From an optimization exercise on the open Yosys and OpenROAD flow, aimed at small area; shortcuts taken in it are not production practice. Function was checked by simulation only, so behaviour that the tests miss may differ from the original. Not every run is shown, and edits may drop behaviour that the tests do not exercise.

==> flow/design.v <==
module FIR
#(
parameter width_H = 5,
parameter width_W = 20,
parameter N = 32,
parameter log_N = 5,
parameter [(N+1)*(width_H+width_W)-1:0] const_num_packed = {
25'd17316,25'd19561,25'd21800,25'd24009,25'd26167,25'd28252,25'd30241,25'd32113,
25'd33849,25'd35429,25'd36836,25'd38054,25'd39071,25'd39873,25'd40453,25'd40803,
25'd40921,25'd40803,25'd40453,25'd39873,25'd39071,25'd38054,25'd36836,25'd35429,
25'd33849,25'd32113,25'd30241,25'd28252,25'd26167,25'd24009,25'd21800,25'd19561,
25'd17316}
)
(
input wire clk,
input wire rst,
input wire data_i_en,
input wire [(width_H+width_W-1):0]data_i,
output reg data_o_en,
output reg [(width_H+width_W-1):0]data_o
);
localparam W = width_H+width_W;
integer a,b;
function [(width_H+width_W-1):0]mul;
input [(width_H+width_W-1):0]mul_a;
input [(width_H+width_W-1):0]mul_b;
reg[(width_H*2+width_W*2-1):0]mul_0;
begin
mul_0=($signed(mul_a)*$signed(mul_b));
mul=(    { { width_W { mul_0[(width_H*2+width_W*2-1)]} },{mul_0} }    >>width_W );
end
endfunction
reg pipe_en[0:N];
reg [(width_H+width_W-1):0]pipe[0:N];
reg pipe_result_en[0:(log_N-1)];
reg [(width_H+width_W-1):0]pipe_result[0:(log_N-1)][0:N];
always@(posedge clk)begin
if (rst==1) begin
    for (a=0;a<(N+1);a=a+1) pipe_en[a]<=0;
    for (a=0;a<(N+1);a=a+1) pipe[a]<=0;
    for (a=0;a<(log_N);a=a+1) pipe_result_en[a]<=0;
    for (a=0;a<(log_N);a=a+1) for (b=0;b<(N+1);b=b+1) pipe_result[a][b]<=0;
    data_o_en<=0;
    data_o<=0;
end
else if (data_i_en==1) begin
    pipe_en[0]<=data_i_en;
    pipe[0]<=data_i;
    for (a=0;a<(N);a=a+1) begin
        pipe_en[a+1]<=pipe_en[a];
        pipe[a+1]<=pipe[a];
        pipe_result[0][a]<=mul(pipe[a],const_num_packed[a*W +: W]);
    end
    pipe_result_en[0]<=pipe_en[N];
    pipe_result[0][N]<=mul(pipe[N],const_num_packed[N*W +: W]);
    for (b=0;b<(log_N-1);b=b+1) begin
        pipe_result_en[b+1]<=pipe_result_en[b];
        for (a=0;a<(N/2);a=a+1) begin
            pipe_result[b+1][a]<=pipe_result[b][2*a]+pipe_result[b][2*a+1];
        end
        pipe_result[b+1][N]<=pipe_result[b][N];
    end
    data_o_en<=pipe_result_en[(log_N-1)];
    data_o<=pipe_result[(log_N-1)][0]+pipe_result[(log_N-1)][1]+pipe_result[(log_N-1)][N];
end
end
endmodule
==> flow/run.sh <==
#!/bin/bash
# synth_recipe.tcl (not shown) runs the flow's synth.tcl, then flattens the netlist and writes it again
# the make line also repeats each setting of config.mk as NAME=value (left out here)
make -C /OpenROAD-flow-scripts/flow DESIGN_CONFIG=/design/flow/config.mk WORK_HOME=/design/flow/orfs CLKGATE_MAP_FILE= SYNTH_SCRIPT=/design/flow/synth_recipe.tcl finish
==> flow/config.mk <==
export PLATFORM = sky130hd
export DESIGN_NAME = FIR
export DESIGN_NICKNAME = FIR
export VERILOG_FILES = /design/flow/design.v
export SDC_FILE = /design/flow/constraint.sdc
export NUM_CORES = 4
export LEC_CHECK = 0
export CAP_MARGIN = 20
export CORE_MARGIN = 2
export CORE_UTILIZATION = 40
export SLEW_MARGIN = 20
==> flow/constraint.sdc <==
create_clock -name core_clock -period 8.0 [get_ports {clk}]
set_input_delay 1.6000 -clock core_clock [delete_from_list [all_inputs] [get_ports {clk}]]
set_output_delay 1.6000 -clock core_clock [all_outputs]
set_load 0.01 [all_outputs]
### Cell density map, run 1

The die is cut into 23 by 23 equal tiles; black is low, pale yellow is high, 0 to 100% covered.
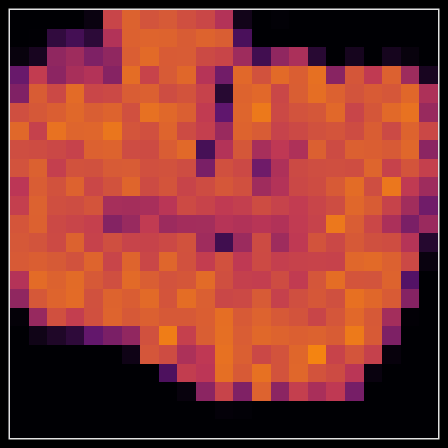
The emptiest ninth of the die: lower left. The densest ninth of the die: middle left. The fullest tile reaches 73%. The mean over all tiles is 41%. 22% of the tiles are nearly empty.
initial core utilization: 40.1%
core area: 811,000 µm²
Finished Core Util: 43.2%

### Clock wiring as the flow saved it, run 1

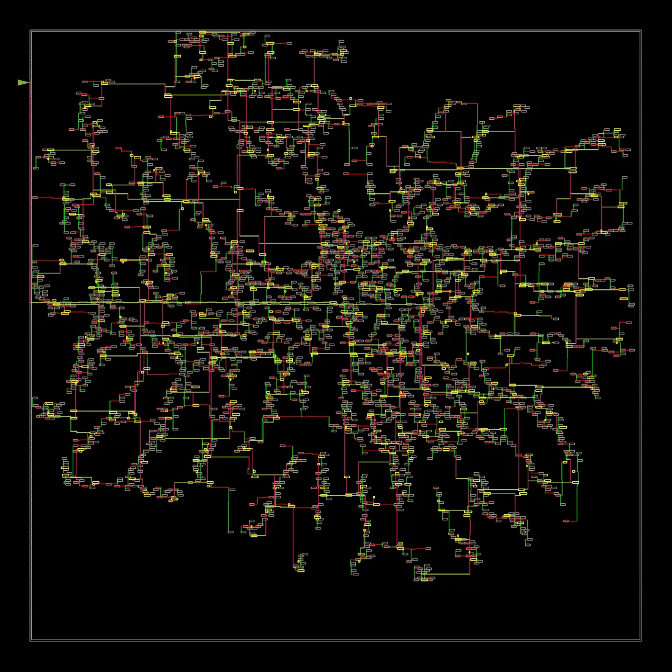
clock latency on the worst-skew pair: 1020 ps
CLK BUF: 431
Clock Sinks: 2,433
Seq cells: 2,433

### I/O nets highlighted, run 1

The bar under the picture is 200 µm long.
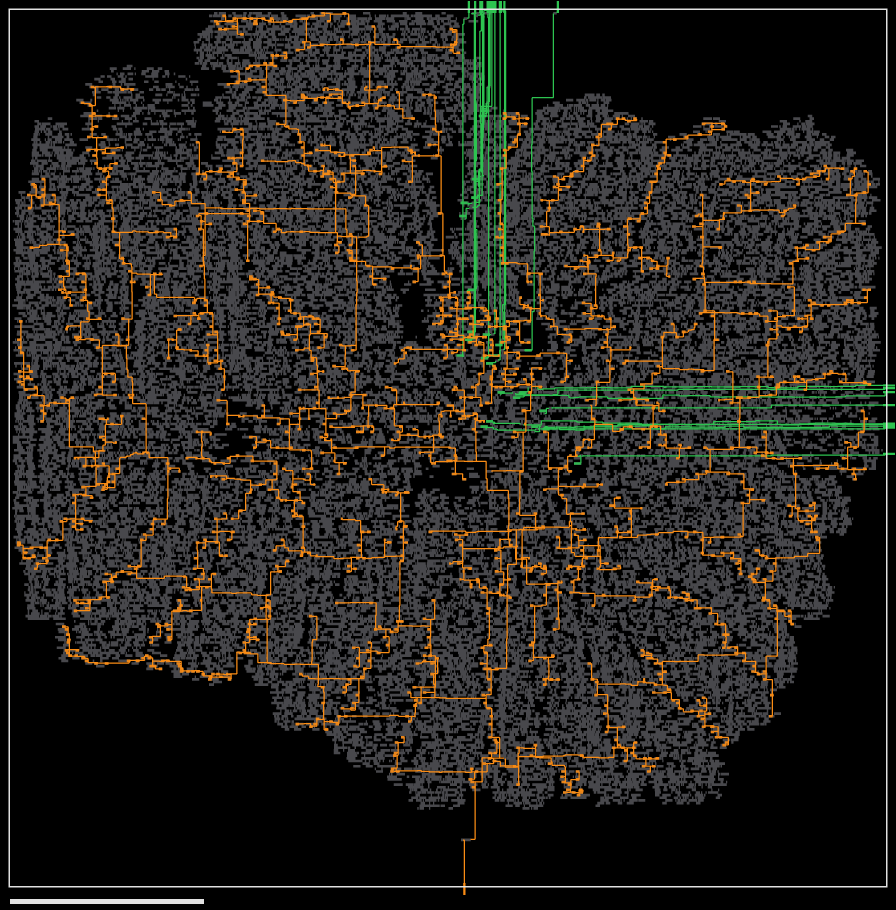
data_i_en: in orange, bits 1, direction input, edge bottom, end cells 1,692, wire 22.5 mm. data_o: in green, bits 25, direction output, edge 16 top, 9 right, end cells 25, wire 8,120 µm.
num ports: 54
Port Buffers: 53

### Wiring by layer, run 1

The bar under the picture is 200 µm long.
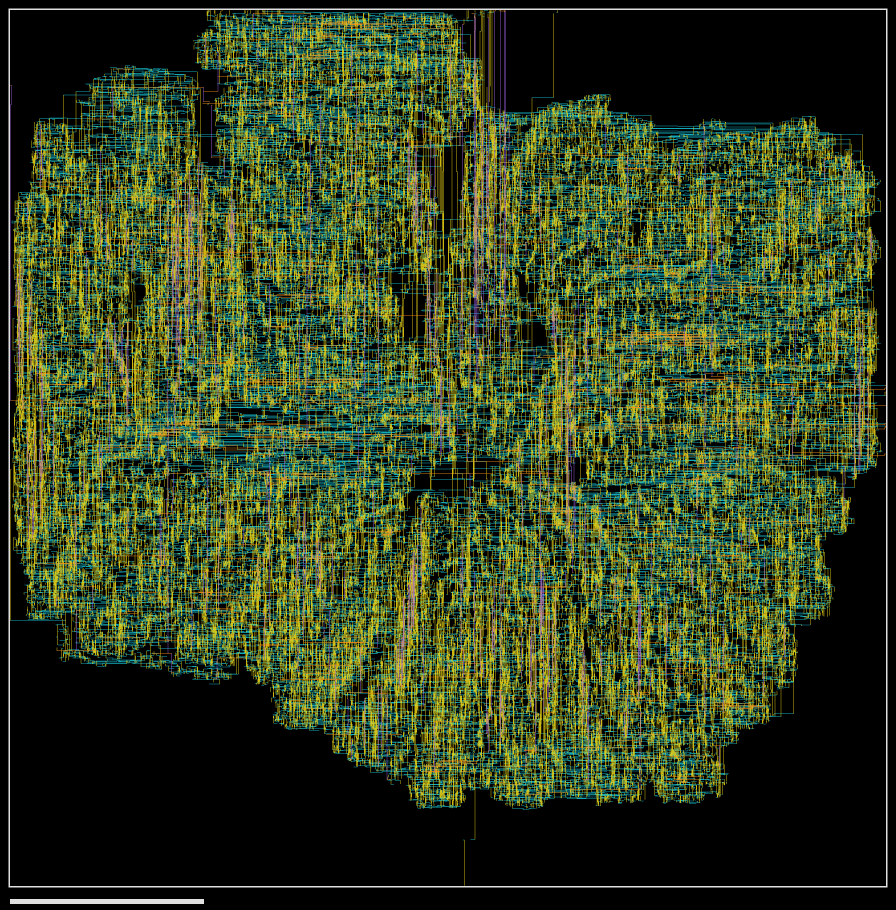
met1: in cyan, wire length 362 mm. met4: in purple, wire length 24.5 mm. met3: in orange, wire length 24.9 mm. met2: in yellow, wire length 375 mm.
gr usage total: 19.4%
Avg WL per Cell: 17.3 µm
detailed-route via count: 223,000
Post-Route WL: 786,000 µm

==> qor.csv, run 1 <==
stage,metric,value,unit
run_status,outcome,no timing/DRC/antenna violations,
logic_synthesis,synth_fa_ha_area_share,50.6,%
clock_tree,path_clk_slew,60,ps
logic_synthesis,ys_warn_count,5,
logic_synthesis,synth_area_leaders,"fa_1 28%, ha_1 22%, dfxtp_1 15%",
place,dpl_cell_area,339000,µm²
logic_synthesis,synth_compound_area_share,8.24,%
min_path,hold_path.class,register to register,
clock_tree,cts_max_path_buffers,4,
finish,largest_reg_flops,1544,
timing,clock_skew,58.3,ps
critical_path,critPathKind,register to register,
timing,timing.max_slew.rel_slack,21.0,%
global_route,antenna_found_initial,6,
finish,area_delta_synth_final,7.87,%
detailed_routing,ant_nets,0,
timing,fin_crit_sh,91.9,%
logic_synthesis,synth_async_sr_flop_share,0,%
logic_synthesis,synth_top_family_by_area,adder cells,
global_route,grt_use_met3,1.75,%
finish,multi_input_area_share,69.0,%
global_route,grt_pass1_vias,239000,
detailed_routing,met3_length,24900,µm
logic_synthesis,yosysMostFrequentCell,inv_1,
place,place_congestion,0.880,
finish,inv_count,8494,
finish,fillers,79000,
place,pre_cts_ws,738,ps
critical_path,cp_common_cell,inv_1,
finish,layout-drive-gt1-share,3.06,%
global_route,use_met1,26.1,%
timing,max_slew.worst_pin.slew,1180,ps
finish,final_common_cell,inv_1,
finish,multi_input_area,242000,µm²
clock_tree,cts_tree,built,
critical_path,crit_path_end_kind,register,
critical_path,crit_path_start,pipe[25][8]$_SDFFE_PP0P_,
critical_path,crit_family,adder cells,
global_route,grt-ovfl-total,0,
floorplan,nWellTaps,10800,
critical_path,required,8810,ps
critical_path,rrSetupSlack,650,ps
critical_path,crit_buf_inv,7,
timing,slew_viol_final,0,
global_route,grt_pass1_wl,1300000,µm
logic_synthesis,synthFlopType,dfxtp_1,
logic_synthesis,postSynthNetCount,44800,
finish,buffers,393,
clock_tree,cts_htree_levels,5,
clock_tree,cts_resized,0,
logic_synthesis,yosys.area.top_type,fa_1,
logic_synthesis,synth_mux_area_share,4.43,%
clock_tree,post_cts.repair.setup_buffers,0,
finish,final_cell_mix,"8,488 x inv_1, 5,789 x ha_1, 4,587 x fa_1",
critical_path,path_depth,26,
timing,finalHoldViolCount,0,
critical_path,reg2reg_to,pipe_result[25][17]$_SDFFE_PP0P_,
detailed_routing,drc,0,
global_route,grt_start_max_net_pins,171,
detailed_routing,met2_length,375000,µm
timing,timing.final.ws_setup,650,ps
timing,period_needed,7350,ps
global_route,met2_usage,33.5,%
detailed_routing,vias_per_cell,4.90,
finish,design_area,350000,µm²
critical_path,cp-endpoint,pipe_result[25][17]$_SDFFE_PP0P_,
floorplan,fp.dieArea,819000,µm²
finish,seq_share,13.9,%
clock_tree,numCtsBuffers,317,
timing,fin_setup_tns,0,ps
logic_synthesis,synth-xor-area-share,3.94,%
detailed_routing,wl_met1,362000,µm
critical_path,reg2reg_from,pipe[25][8]$_SDFFE_PP0P_,
### Clock distribution, run 1

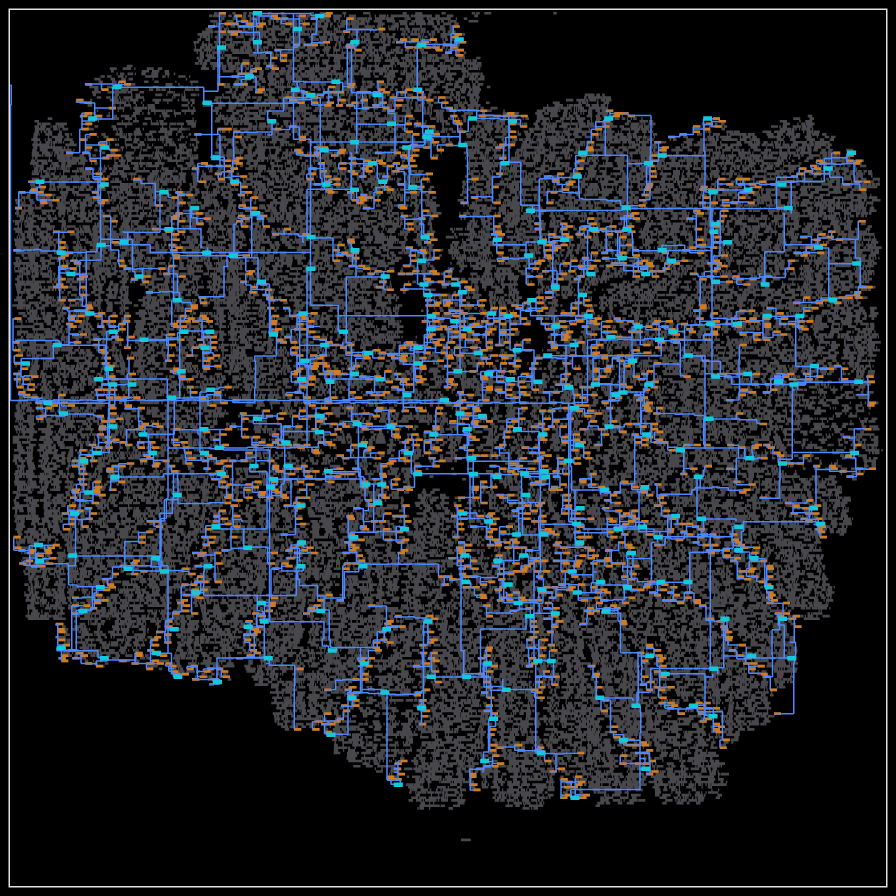

--- run 2 (diff from run 1) ---
==> flow/design.v (replaced) <==
module FIR (input wire clk, input wire rst, input wire data_i_en, input wire [24:0] data_i,
  output wire data_o_en, output reg [24:0] data_o);
reg [5:0] cnt;
assign data_o_en = (cnt == 6'd39);
always @(posedge clk) if (rst) cnt <= 6'd0; else if (data_i_en && cnt != 6'd39) cnt <= cnt + 6'd1;
reg [24:0] d1;
reg [24:0] d2;
reg [24:0] d3;
reg [24:0] d4;
reg [24:0] d5;
reg [24:0] d6;
wire signed [40:0] p0 = $signed(d6) * $signed(17'd17316);
wire signed [20:0] h0 = p0[40:20];
wire signed [40:0] p1 = $signed(d6) * $signed(17'd19561);
wire signed [20:0] h1 = p1[40:20];
wire signed [40:0] p2 = $signed(d6) * $signed(17'd21800);
wire signed [20:0] h2 = p2[40:20];
wire signed [40:0] p3 = $signed(d6) * $signed(17'd24009);
wire signed [20:0] h3 = p3[40:20];
wire signed [40:0] p4 = $signed(d6) * $signed(17'd26167);
wire signed [20:0] h4 = p4[40:20];
wire signed [40:0] p5 = $signed(d6) * $signed(17'd28252);
wire signed [20:0] h5 = p5[40:20];
wire signed [40:0] p6 = $signed(d6) * $signed(17'd30241);
wire signed [20:0] h6 = p6[40:20];
wire signed [40:0] p7 = $signed(d6) * $signed(17'd32113);
wire signed [20:0] h7 = p7[40:20];
wire signed [40:0] p8 = $signed(d6) * $signed(17'd33849);
wire signed [20:0] h8 = p8[40:20];
wire signed [40:0] p9 = $signed(d6) * $signed(17'd35429);
wire signed [20:0] h9 = p9[40:20];
wire signed [40:0] p10 = $signed(d6) * $signed(17'd36836);
wire signed [20:0] h10 = p10[40:20];
wire signed [40:0] p11 = $signed(d6) * $signed(17'd38054);
wire signed [20:0] h11 = p11[40:20];
wire signed [40:0] p12 = $signed(d6) * $signed(17'd39071);
wire signed [20:0] h12 = p12[40:20];
wire signed [40:0] p13 = $signed(d6) * $signed(17'd39873);
wire signed [20:0] h13 = p13[40:20];
wire signed [40:0] p14 = $signed(d6) * $signed(17'd40453);
wire signed [20:0] h14 = p14[40:20];
wire signed [40:0] p15 = $signed(d6) * $signed(17'd40803);
wire signed [20:0] h15 = p15[40:20];
wire signed [40:0] p16 = $signed(d6) * $signed(17'd40921);
wire signed [20:0] h16 = p16[40:20];
reg [24:0] s1;
reg [24:0] s2;
reg [24:0] s3;
reg [24:0] s4;
reg [24:0] s5;
reg [24:0] s6;
reg [24:0] s7;
reg [24:0] s8;
reg [24:0] s9;
reg [24:0] s10;
reg [24:0] s11;
reg [24:0] s12;
reg [24:0] s13;
reg [24:0] s14;
reg [24:0] s15;
reg [24:0] s16;
reg [23:0] s17;
reg [23:0] s18;
reg [23:0] s19;
reg [23:0] s20;
reg [23:0] s21;
reg [23:0] s22;
reg [23:0] s23;
reg [22:0] s24;
reg [22:0] s25;
reg [22:0] s26;
reg [22:0] s27;
reg [21:0] s28;
reg [21:0] s29;
reg [20:0] s30;
reg [20:0] s31;
reg [19:0] s32;
always @(posedge clk) if (data_i_en) begin
  d1 <= data_i;
  d2 <= d1;
  d3 <= d2;
  d4 <= d3;
  d5 <= d4;
  d6 <= d5;
  data_o <= {{4{h0[20]}},h0} + s1;
  s1 <= $signed(h1) + $signed(s2);
  s2 <= $signed(h2) + $signed(s3);
  s3 <= $signed(h3) + $signed(s4);
  s4 <= $signed(h4) + $signed(s5);
  s5 <= $signed(h5) + $signed(s6);
  s6 <= $signed(h6) + $signed(s7);
  s7 <= $signed(h7) + $signed(s8);
  s8 <= $signed(h8) + $signed(s9);
  s9 <= $signed(h9) + $signed(s10);
  s10 <= $signed(h10) + $signed(s11);
  s11 <= $signed(h11) + $signed(s12);
  s12 <= $signed(h12) + $signed(s13);
  s13 <= $signed(h13) + $signed(s14);
  s14 <= $signed(h14) + $signed(s15);
  s15 <= $signed(h15) + $signed(s16);
  s16 <= $signed(h16) + $signed({{1{s17[23]}},s17});
  s17 <= $signed(h15) + $signed(s18);
  s18 <= $signed(h14) + $signed(s19);
  s19 <= $signed(h13) + $signed(s20);
  s20 <= $signed(h12) + $signed(s21);
  s21 <= $signed(h11) + $signed(s22);
  s22 <= $signed(h10) + $signed(s23);
  s23 <= $signed(h9) + $signed({{1{s24[22]}},s24});
  s24 <= $signed(h8) + $signed(s25);
  s25 <= $signed(h7) + $signed(s26);
  s26 <= $signed(h6) + $signed(s27);
  s27 <= $signed(h5) + $signed({{1{s28[21]}},s28});
  s28 <= $signed(h4) + $signed(s29);
  s29 <= $signed(h3) + $signed({{1{s30[20]}},s30});
  s30 <= $signed(h2) + $signed(s31);
  s31 <= $signed(h1) + $signed({{1{s32[19]}},s32});
  s32 <= h0[19:0];
end
endmodule
### Clock distribution, run 2

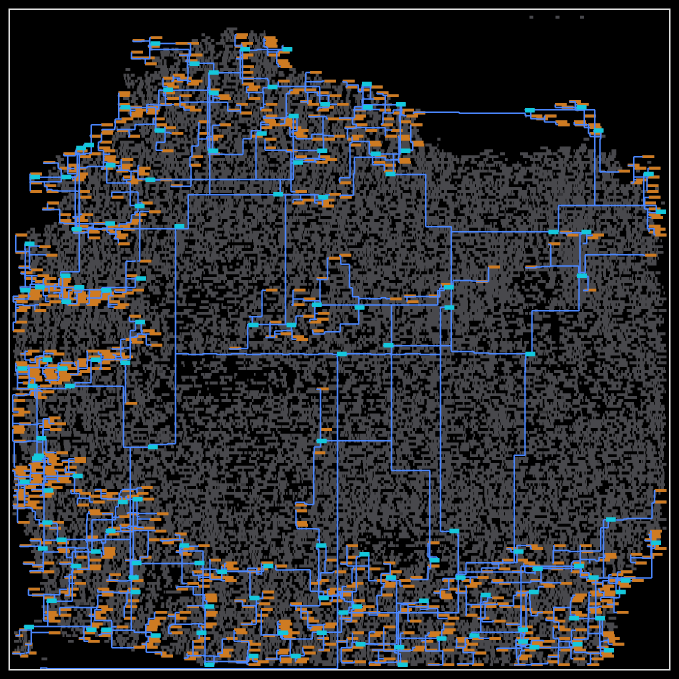
clock wires: in blue, length 19,200 µm. cells driving clock nets: in cyan, count 135. flip-flops: in orange, count 947.
There are 136 routed clock nets.

==> run 2 against run 1 <==
  * The layout now fails its checks (setup timing)
  * Worst hold slack lost 57 ps
  * Highest routed layer is now met5
  * Die area down 53%
==> qor.csv, run 2 <==
stage,metric,value,unit
critical_path,crit_family,compound AO/OA/AOI/OAI gates,
floorplan,nWellTaps,4994,
critical_path,critPathKind,register to register,
clock_tree,cts_tree,built,
clock_tree,cts_sinks,947,
floorplan,start_util,40.1,%
detailed_routing,num_vias,126000,
timing,timing.final.ws_setup,-885,ps
clock_tree,cts_htree_levels,4,
finish,area_delta_synth_final,37.3,%
floorplan,pin_count,54,
global_route,grt_pass1_vias,126000,
timing,fin_setup_tns,-95460,ps
logic_synthesis,yosys.area.top_type,fa_1,
clock_tree,numCtsBuffers,135,
finish,final_core_util,55.1,%
place,dpl_cell_area,189000,µm²
detailed_routing,wirelength,610000,µm
detailed_routing,vias_per_cell,5.20,
run_status,outcome,finished with violations,
finish,seq_share,13.7,%
timing,timing.max_slew.rel_slack,27.5,%
place,place_congestion,1.06,
finish,multi_input_area,120000,µm²
critical_path,reg2reg_from,d6[9]$_DFFE_PP_,
clock_tree,path_clk_slew,60,ps
global_route,grt_use_met3,6.33,%
critical_path,crit_buf_inv,6,
finish,multi_input_area_share,58.0,%
timing,finalHoldViolCount,0,
critical_path,crit_path_end_kind,register,
timing,max_slew.worst_pin.slew,1090,ps
global_route,grt_start_max_net_pins,167,
finish,fillers,33000,
timing,fin_crit_sh,111,%
clock_tree,cts_resized,841,
finish,design_area,207000,µm²
timing,clock_skew,106,ps
finish,inv_count,3427,
critical_path,crit_path_start,d6[9]$_DFFE_PP_,
critical_path,rrSetupSlack,-890,ps
detailed_routing,wl_per_cell,25.2,µm
clock_tree,clock_latency,920,ps
detailed_routing,met2_length,266000,µm
global_route,track_usage,31.6,%
timing,setup_viol,330,
min_path,hold_path.class,register to register,
timing,slew_viol_final,0,
global_route,grt_pass1_wl,866000,µm
global_route,use_met1,42.7,%
place,port_buffers,53,
logic_synthesis,synthFlopType,edfxtp_1,
finish,layout-drive-gt1-share,32.3,%
clock_tree,post_cts.repair.setup_buffers,169,
logic_synthesis,synth_mux_area_share,0.148,%
finish,final_common_cell,buf_4,
detailed_routing,wl_met1,255000,µm
critical_path,cp_common_cell,a21oi_2,
logic_synthesis,ys_warn_count,1,
detailed_routing,ant_nets,0,
run_status,so_faults,setup timing,
detailed_routing,drc,0,
critical_path,cp-endpoint,s10[24]$_DFFE_PP_,
logic_synthesis,synth_compound_area_share,10.3,%
### I/O nets highlighted, run 2

The bar under the picture is 200 µm long.
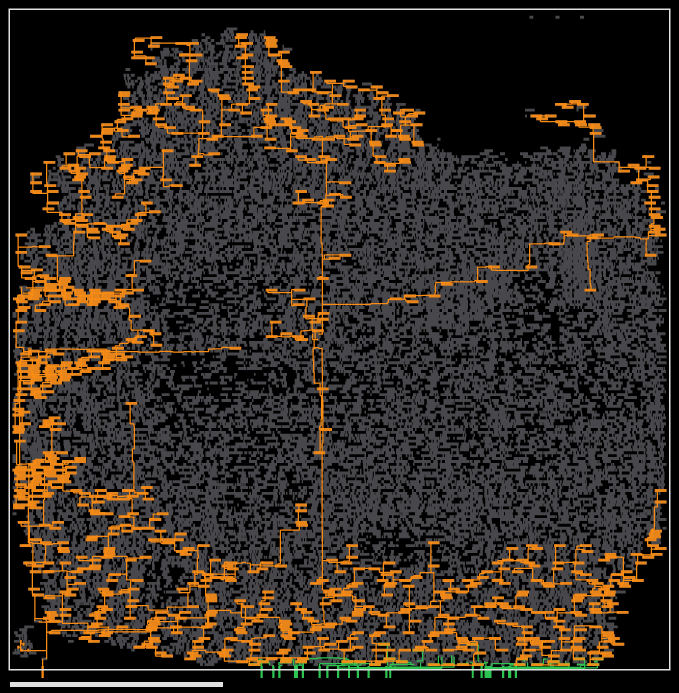
data_i_en: in orange, bits 1, direction input, edge bottom, end cells 946, wire 12,000 µm. data_o: in green, bits 25, direction output, edge bottom, end cells 25, wire 1,280 µm.

### Wiring by layer, run 2

The bar under the picture is 200 µm long.
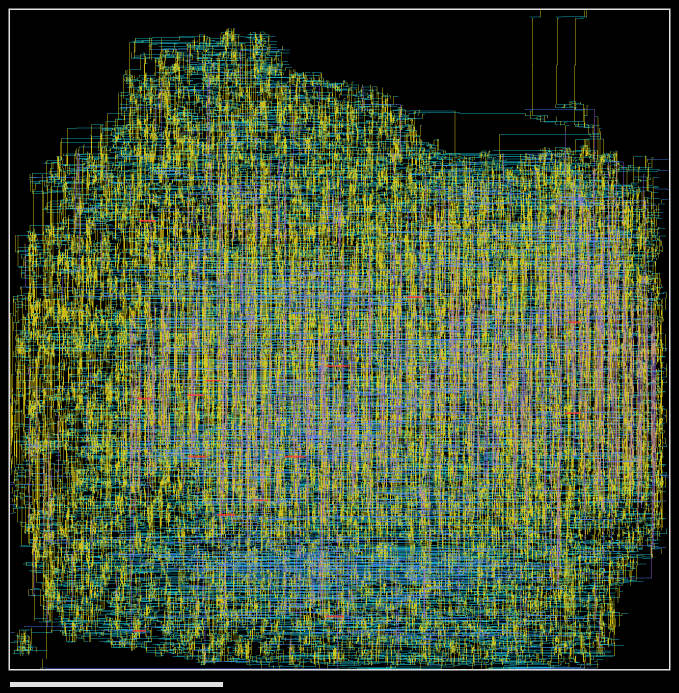

## Run 3: large edit since run 2, in outline
flow/design.v: 119 -> 7041 lines; modules unchanged: 0
  FIR: edited, 119 -> 7026 lines
  fa_c: new, 4 lines
  maj_c: new, 3 lines
  ha_c: new, 4 lines
  ha1_c: new, 4 lines
==> module fa_c as of run 3 <==
module fa_c (input wire a, input wire b, input wire c, output wire s, output wire co);
assign s = a ^ b ^ c;
assign co = (a & b) | (c & (a ^ b));
endmodule
==> module maj_c as of run 3 <==
module maj_c (input wire a, input wire b, input wire c, output wire co);
assign co = (a & b) | (c & (a | b));
endmodule
==> module ha1_c as of run 3 <==
module ha1_c (input wire a, input wire b, output wire s, output wire co);
assign s = ~(a ^ b);
assign co = a | b;
endmodule
==> module ha_c as of run 3 <==
module ha_c (input wire a, input wire b, output wire s, output wire co);
assign s = a ^ b;
assign co = a & b;
endmodule
--- a/flow/config.mk
+++ b/flow/config.mk
@@ -10,2 +10,4 @@
 export CORE_UTILIZATION = 40
 export SLEW_MARGIN = 20
+export SYNTH_HIERARCHICAL = 1
+export SYNTH_MINIMUM_KEEP_SIZE = 0
### Wiring by layer, run 3

The bar under the picture is 100 µm long.
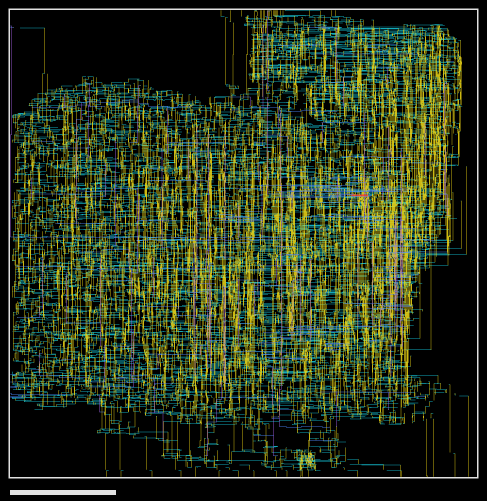
met3: in blue, wire length 5,740 µm. met5: in red, wire length 13.8 µm. met4: in purple, wire length 5,110 µm. met1: in cyan, wire length 69.6 mm. met2: in yellow, wire length 86.3 mm.

==> run 3 against run 2 <==
  * The run now finishes clean
  * Worst hold slack gained 8.6 ps
  * Maximum frequency rose by 31%
  * Global-route usage shrank 14 points
  * Critical path depth decreased by 23
  * Via count down 74%
  * Design area fell by 59%
  * Synthesized cell count fell by 72%
  * Critical path type unchanged
  * Critical endpoint is now r_s5b6_888$_DFFE_PP_
==> qor.csv, run 3 <==
stage,metric,value,unit
detailed_routing,wl_met1,69600,µm
place,dpl_cell_area,81000,µm²
logic_synthesis,synthFlopType,edfxtp_1,
critical_path,rrSetupSlack,1210,ps
logic_synthesis,synth_async_sr_flop_share,0,%
timing,timing.max_slew.rel_slack,27.4,%
finish,buffers,124,
global_route,grt_use_met3,2.72,%
critical_path,reg2reg_to,r_s5b6_888$_DFFE_PP_,
finish,seq_cells,1160,
timing,slew_viol_final,0,
detailed_routing,ant_nets,0,
critical_path,crit_path_start,d3[9]$_DFFE_PP_,
global_route,antenna_found_initial,2,
finish,final_cell_mix,"1,555 x fa_1, 1,154 x edfxtp_1, 556 x inv_1",
logic_synthesis,synth_compound_area_share,0.0878,%
clock_tree,clock_latency,790,ps
detailed_routing,wl_per_cell,24.1,µm
timing,fin_setup_tns,0,ps
finish,design_area,85700,µm²
logic_synthesis,synth_mux_area_share,0,%
global_route,track_usage,18.1,%
detailed_routing,vias_per_cell,4.75,
global_route,use_met1,23.9,%
detailed_routing,met3_length,5740,µm
global_route,grt_pass1_wl,262000,µm
finish,area_delta_synth_final,11.5,%
logic_synthesis,ys_warn_count,7,
finish,multi_input_area,39900,µm²
clock_tree,path_clk_slew,70,ps
clock_tree,cts_sinks,1160,
detailed_routing,drc,0,
critical_path,path_depth,13,
finish,inv_count,556,
logic_synthesis,synth-xor-area-share,0.672,%
critical_path,crit_path_end_kind,register,
logic_synthesis,synth_top_family_by_area,adder cells,
critical_path,cp_common_cell,fa_1,
critical_path,cp-endpoint,r_s5b6_888$_DFFE_PP_,
timing,max_slew.worst_pin.slew,1090,ps
floorplan,nWellTaps,2511,
timing,clock_skew,26.7,ps
critical_path,required,8500,ps
critical_path,crit_family,adder cells,
run_status,outcome,no timing/DRC/antenna violations,
timing,finalHoldViolCount,0,
logic_synthesis,yosys.area.top_type,edfxtp_1,
place,port_buffers,53,
global_route,grt-ovfl-total,0,
global_route,met2_usage,30.8,%
clock_tree,numCtsBuffers,139,
critical_path,crit_buf_inv,1,
clock_tree,cts_htree_levels,4,
global_route,grt_start_max_net_pins,165,
place,place_congestion,0.857,
floorplan,fp.dieArea,196000,µm²
critical_path,reg2reg_from,d3[9]$_DFFE_PP_,
clock_tree,cts_tree,built,
min_path,hold_path.class,register to register,
finish,layout-drive-gt1-share,11.8,%
logic_synthesis,synth_fa_ha_area_share,50.8,%
### Cell density map, run 3

The die is cut into 22 by 22 equal tiles; black is low, pale yellow is high, 0 to 100% covered.
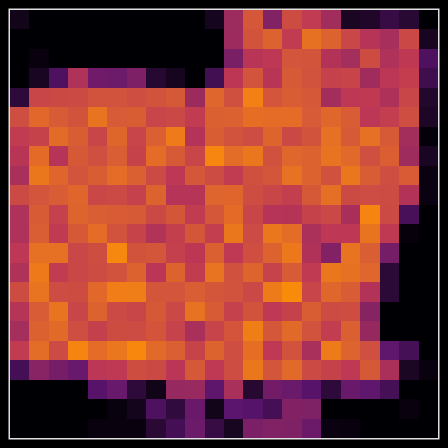
15% of the tiles are nearly empty. The mean over all tiles is 42%. The emptiest ninth of the die: lower right. The fullest tile reaches 75%.
core area: 191,000 µm²
Finished Core Util: 45.0%
initial core utilization: 40.4%

### Clock wiring as the flow saved it, run 3

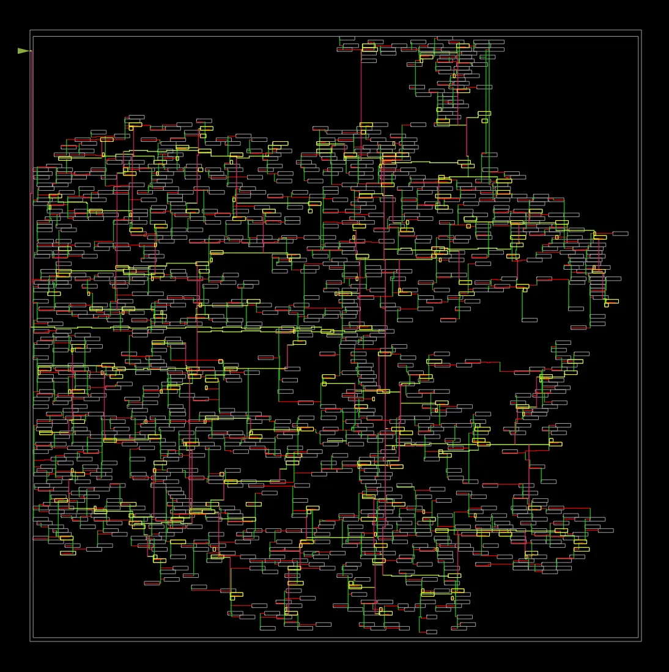

## Run 4: large edit since run 3, in outline
flow/design.v: 7041 -> 7011 lines; modules unchanged: 4
  FIR: edited, 7026 -> 6996 lines
--- a/flow/config.mk
+++ b/flow/config.mk
@@ -8,5 +8,5 @@
 export CAP_MARGIN = 20
 export CORE_MARGIN = 2
-export CORE_UTILIZATION = 40
+export CORE_UTILIZATION = 65
 export SLEW_MARGIN = 20
 export SYNTH_HIERARCHICAL = 1
### Clock wiring as the flow saved it, run 4

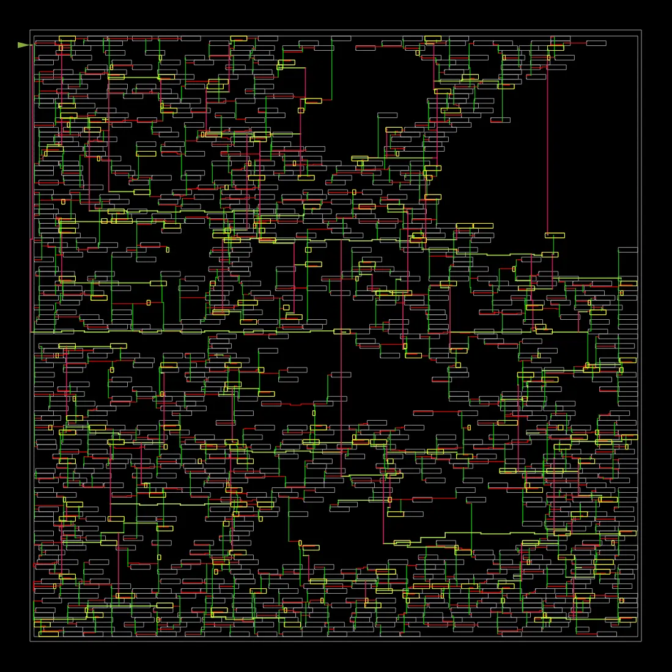
CTS buffer count: 131
Final Skew: 38.0 ps
clock latency on the worst-skew pair: 770 ps

==> run 4 against run 3 <==
  * Global-route usage rose by 11 points
  * Count of clock-buffer cells in the layout fell by 20
  * Worst hold slack improved by 5.4 ps
  * Final cell count fell by 15%
  * Critical endpoint is now r_s25b11_325$_DFFE_PP_
  * Via count rose by 1.8%
  * Register-to-register slack got worse by 400 ps
==> qor.csv, run 4 <==
stage,metric,value,unit
floorplan,die_w,346,µm
finish,final_cells,5895,
clock_tree,cts_htree_levels,4,
floorplan,nWellTaps,1524,
finish,design_area,83300,µm²
critical_path,cp_common_cell,fa_1,
critical_path,cp-endpoint,r_s25b11_325$_DFFE_PP_,
min_path,hold_path_startpoint,r_s1b7_958$_DFFE_PP_,
timing,fin_crit_sh,89.9,%
logic_synthesis,yosys.area.top_type,edfxtp_1,
logic_synthesis,syn_area,76100,µm²
finish,inv_count,551,
timing,slew_viol_final,0,
detailed_routing,num_vias,33500,
timing,period_needed,7190,ps
clock_tree,post_cts.repair.setup_buffers,0,
finish,final_cell_mix,"1,555 x fa_1, 1,127 x edfxtp_1, 551 x inv_1",
logic_synthesis,ys_seq_area_share,44.6,%
critical_path,rrSetupSlack,810,ps
min_path,hold_path.class,register to register,
logic_synthesis,synth_edf_count,1127,
critical_path,worstPathArrival,7650,ps
logic_synthesis,postSynthNetCount,6031,
detailed_routing,drt-pass1-iter-count,5,
detailed_routing,ant_nets,0,
critical_path,cp_max_fo,9,
finish,multi_input_area_share,47.9,%
finish,clock_buffers,154,
logic_synthesis,synth_compound_area_share,0.0888,%
clock_tree,cts_hold_buf,0,
place,dpl_cell_area,79000,µm²
floorplan,pin_count,54,
timing,fin_setup_tns,0,ps
critical_path,path_depth,13,
floorplan,start_util,65.5,%
finish,fillers,7317,
detailed_routing,wl_met1,63900,µm
global_route,grt-ovfl-total,0,
run_status,outcome,no timing/DRC/antenna violations,
finish,area_delta_synth_final,9.42,%
floorplan,core_area,116000,µm²
logic_synthesis,yosysMostFrequentCell,fa_1,
floorplan,fp.dieArea,120000,µm²
place,dp.cells,5658,
detailed_routing,vias_per_cell,5.68,
logic_synthesis,synth_top_area_share,44.5,%
clock_tree,cts_sinks,1133,
critical_path,crit_buf_inv,0,
critical_path,critPathKind,register to register,
logic_synthesis,synthTopCellsByCount,"1,555 x fa_1, 1,127 x edfxtp_1, 551 x inv_1",
global_route,grt_pass1_wl,251000,µm
logic_synthesis,synth_fa_ha_area_share,51.4,%
critical_path,critPathLaunchType,register,
global_route,grt_use_met3,4.76,%
global_route,grt-busiest-layer,met2,
global_route,met2_usage,49.0,%
logic_synthesis,synth_async_sr_flop_share,0,%
global_route,antenna_found_initial,1,
finish,num_antenna_cells,0,
detailed_routing,met2_length,84200,µm
finish,final_common_cell,fa_1,
place,port_buffers,53,
clock_tree,path_clk_slew,60,ps
clock_tree,cts_root_buf,clkbuf_16,
min_path,hold_end,r_s0b7_984$_DFFE_PP_,
global_route,use_met1,39.7,%
logic_synthesis,synth_top_family_by_area,adder cells,
timing,hold_ws,412,ps
finish,final_core_util,71.7,%
finish,clkCellAreaFrac,5.11,%
logic_synthesis,syn_inst,4029,
clock_tree,cts_tree,built,
timing,timing.max_slew.rel_slack,27.2,%
finish,layout-drive-gt1-share,11.9,%
place,place_congestion,0.874,
finish,comb.multi_input.count,2318,
logic_synthesis,synth_seq_cells,1133,
place,dp_hpwl,124000,µm
place,pre_cts_ws,779,ps
global_route,grt_pass1_vias,39800,
flow_run,max_cap_viol_count,0,
global_route,grt_start_max_net_pins,176,
critical_path,crit_path_end_kind,register,
min_path,hold_depth,0,
timing,timing.final.ws_setup,809,ps
critical_path,crit_chain,"fa_1, fa_1, fa_1, fa_1, fa_1, fa_1, fa_1, fa_1, fa_1, fa_1, fa_1, fa_1, fa_1",
finish,finalNetCount,6269,
timing,finalHoldViolCount,0,
logic_synthesis,synth_simple_gate_area_share,0.260,%
critical_path,crit_family,adder cells,
critical_path,cp_slowest_cell,edfxtp_1,
finish,buf_share,1.45,%
floorplan,rows,125,
timing,max_slew.worst_pin.slew,1090,ps
detailed_routing,dr.max_layer_used,met5,
logic_synthesis,synth-xor-area-share,0.679,%
finish,seq_cells,1133,
finish,largest_registers,"d1 x25, d2 x25, d3 x18",
detailed_routing,met3_length,7290,µm
critical_path,crit_path_start,d3[22]$_DFFE_PP_,
finish,multi_input_area,39900,µm²
timing,setup_viol,0,
critical_path,reg2reg_to,r_s25b11_325$_DFFE_PP_,
logic_synthesis,synthFlopType,edfxtp_1,
timing,max_freq,0.139,GHz
logic_synthesis,synth_mux_area_share,0,%
critical_path,required,8460,ps
finish,dominant_cells,multi-input combinational cells,
critical_path,r2r_cells,13,
finish,seq_share,40.8,%
detailed_routing,drc,0,
floorplan,die_height,346,µm
finish,buffers,132,
clock_tree,cts_resized,0,
logic_synthesis,synth_area_leaders,"edfxtp_1 44%, fa_1 41%, ha_1 6.9%",
clock_tree,cts_max_path_buffers,3,
logic_synthesis,ys_warn_count,7,
timing,grt_setup_unrepaired,false,
critical_path,slowest_delay,830,ps
logic_synthesis,ys_types,30,
logic_synthesis,synth_area_per_cell,18.9,µm²
critical_path,reg2reg_from,d3[22]$_DFFE_PP_,
finish,regArea,34000,µm²
### Wiring by layer, run 4

The bar under the picture is 100 µm long.
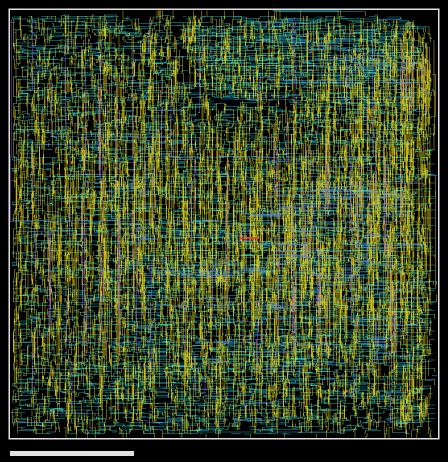
met2: in yellow, wire length 84.2 mm. met5: in red, wire length 13.8 µm. met3: in blue, wire length 7,290 µm. met1: in cyan, wire length 63.9 mm. met4: in purple, wire length 4,930 µm.
gr usage total: 29.1%
Post-Route WL: 160,000 µm
Avg WL per Cell: 27.2 µm

## re-timing with driven ports
How much do the figures lean on ideal ports? The routed layouts below were timed once more, with nothing changed but the port constraints. Step 1: set_driving_cell puts a clkbuf_16 on clk and a buf_2 on each other input, an assumption about the parent block. Step 2 adds t to the input delays and takes it off the output delays; t is the mean of the earliest and latest rising clock arrival at the registers after step 1. Input paths then give back, and output paths get back, about the clock's delay inside the block. a / b / c = ideal / step 1 / step 2; a / b = the first two.
run | shift t [ns] | setup slack, ns | hold WS [ns] | cell pins on the clock port's net
run 1 | 1.115 | 0.650 / 0.650 / 0.650 | 0.455 / 0.455 / 0.455 | 1
run 2 | 0.968 | -0.885 / -0.885 / -0.885 | 0.398 / 0.398 / 0.398 | 1
run 3 | 0.851 | 1.205 / 1.205 / 1.205 | 0.407 / 0.407 / 0.407 | 1
run 4 | 0.820 | 0.809 / 0.809 / 0.809 | 0.412 / 0.412 / 0.412 | 1
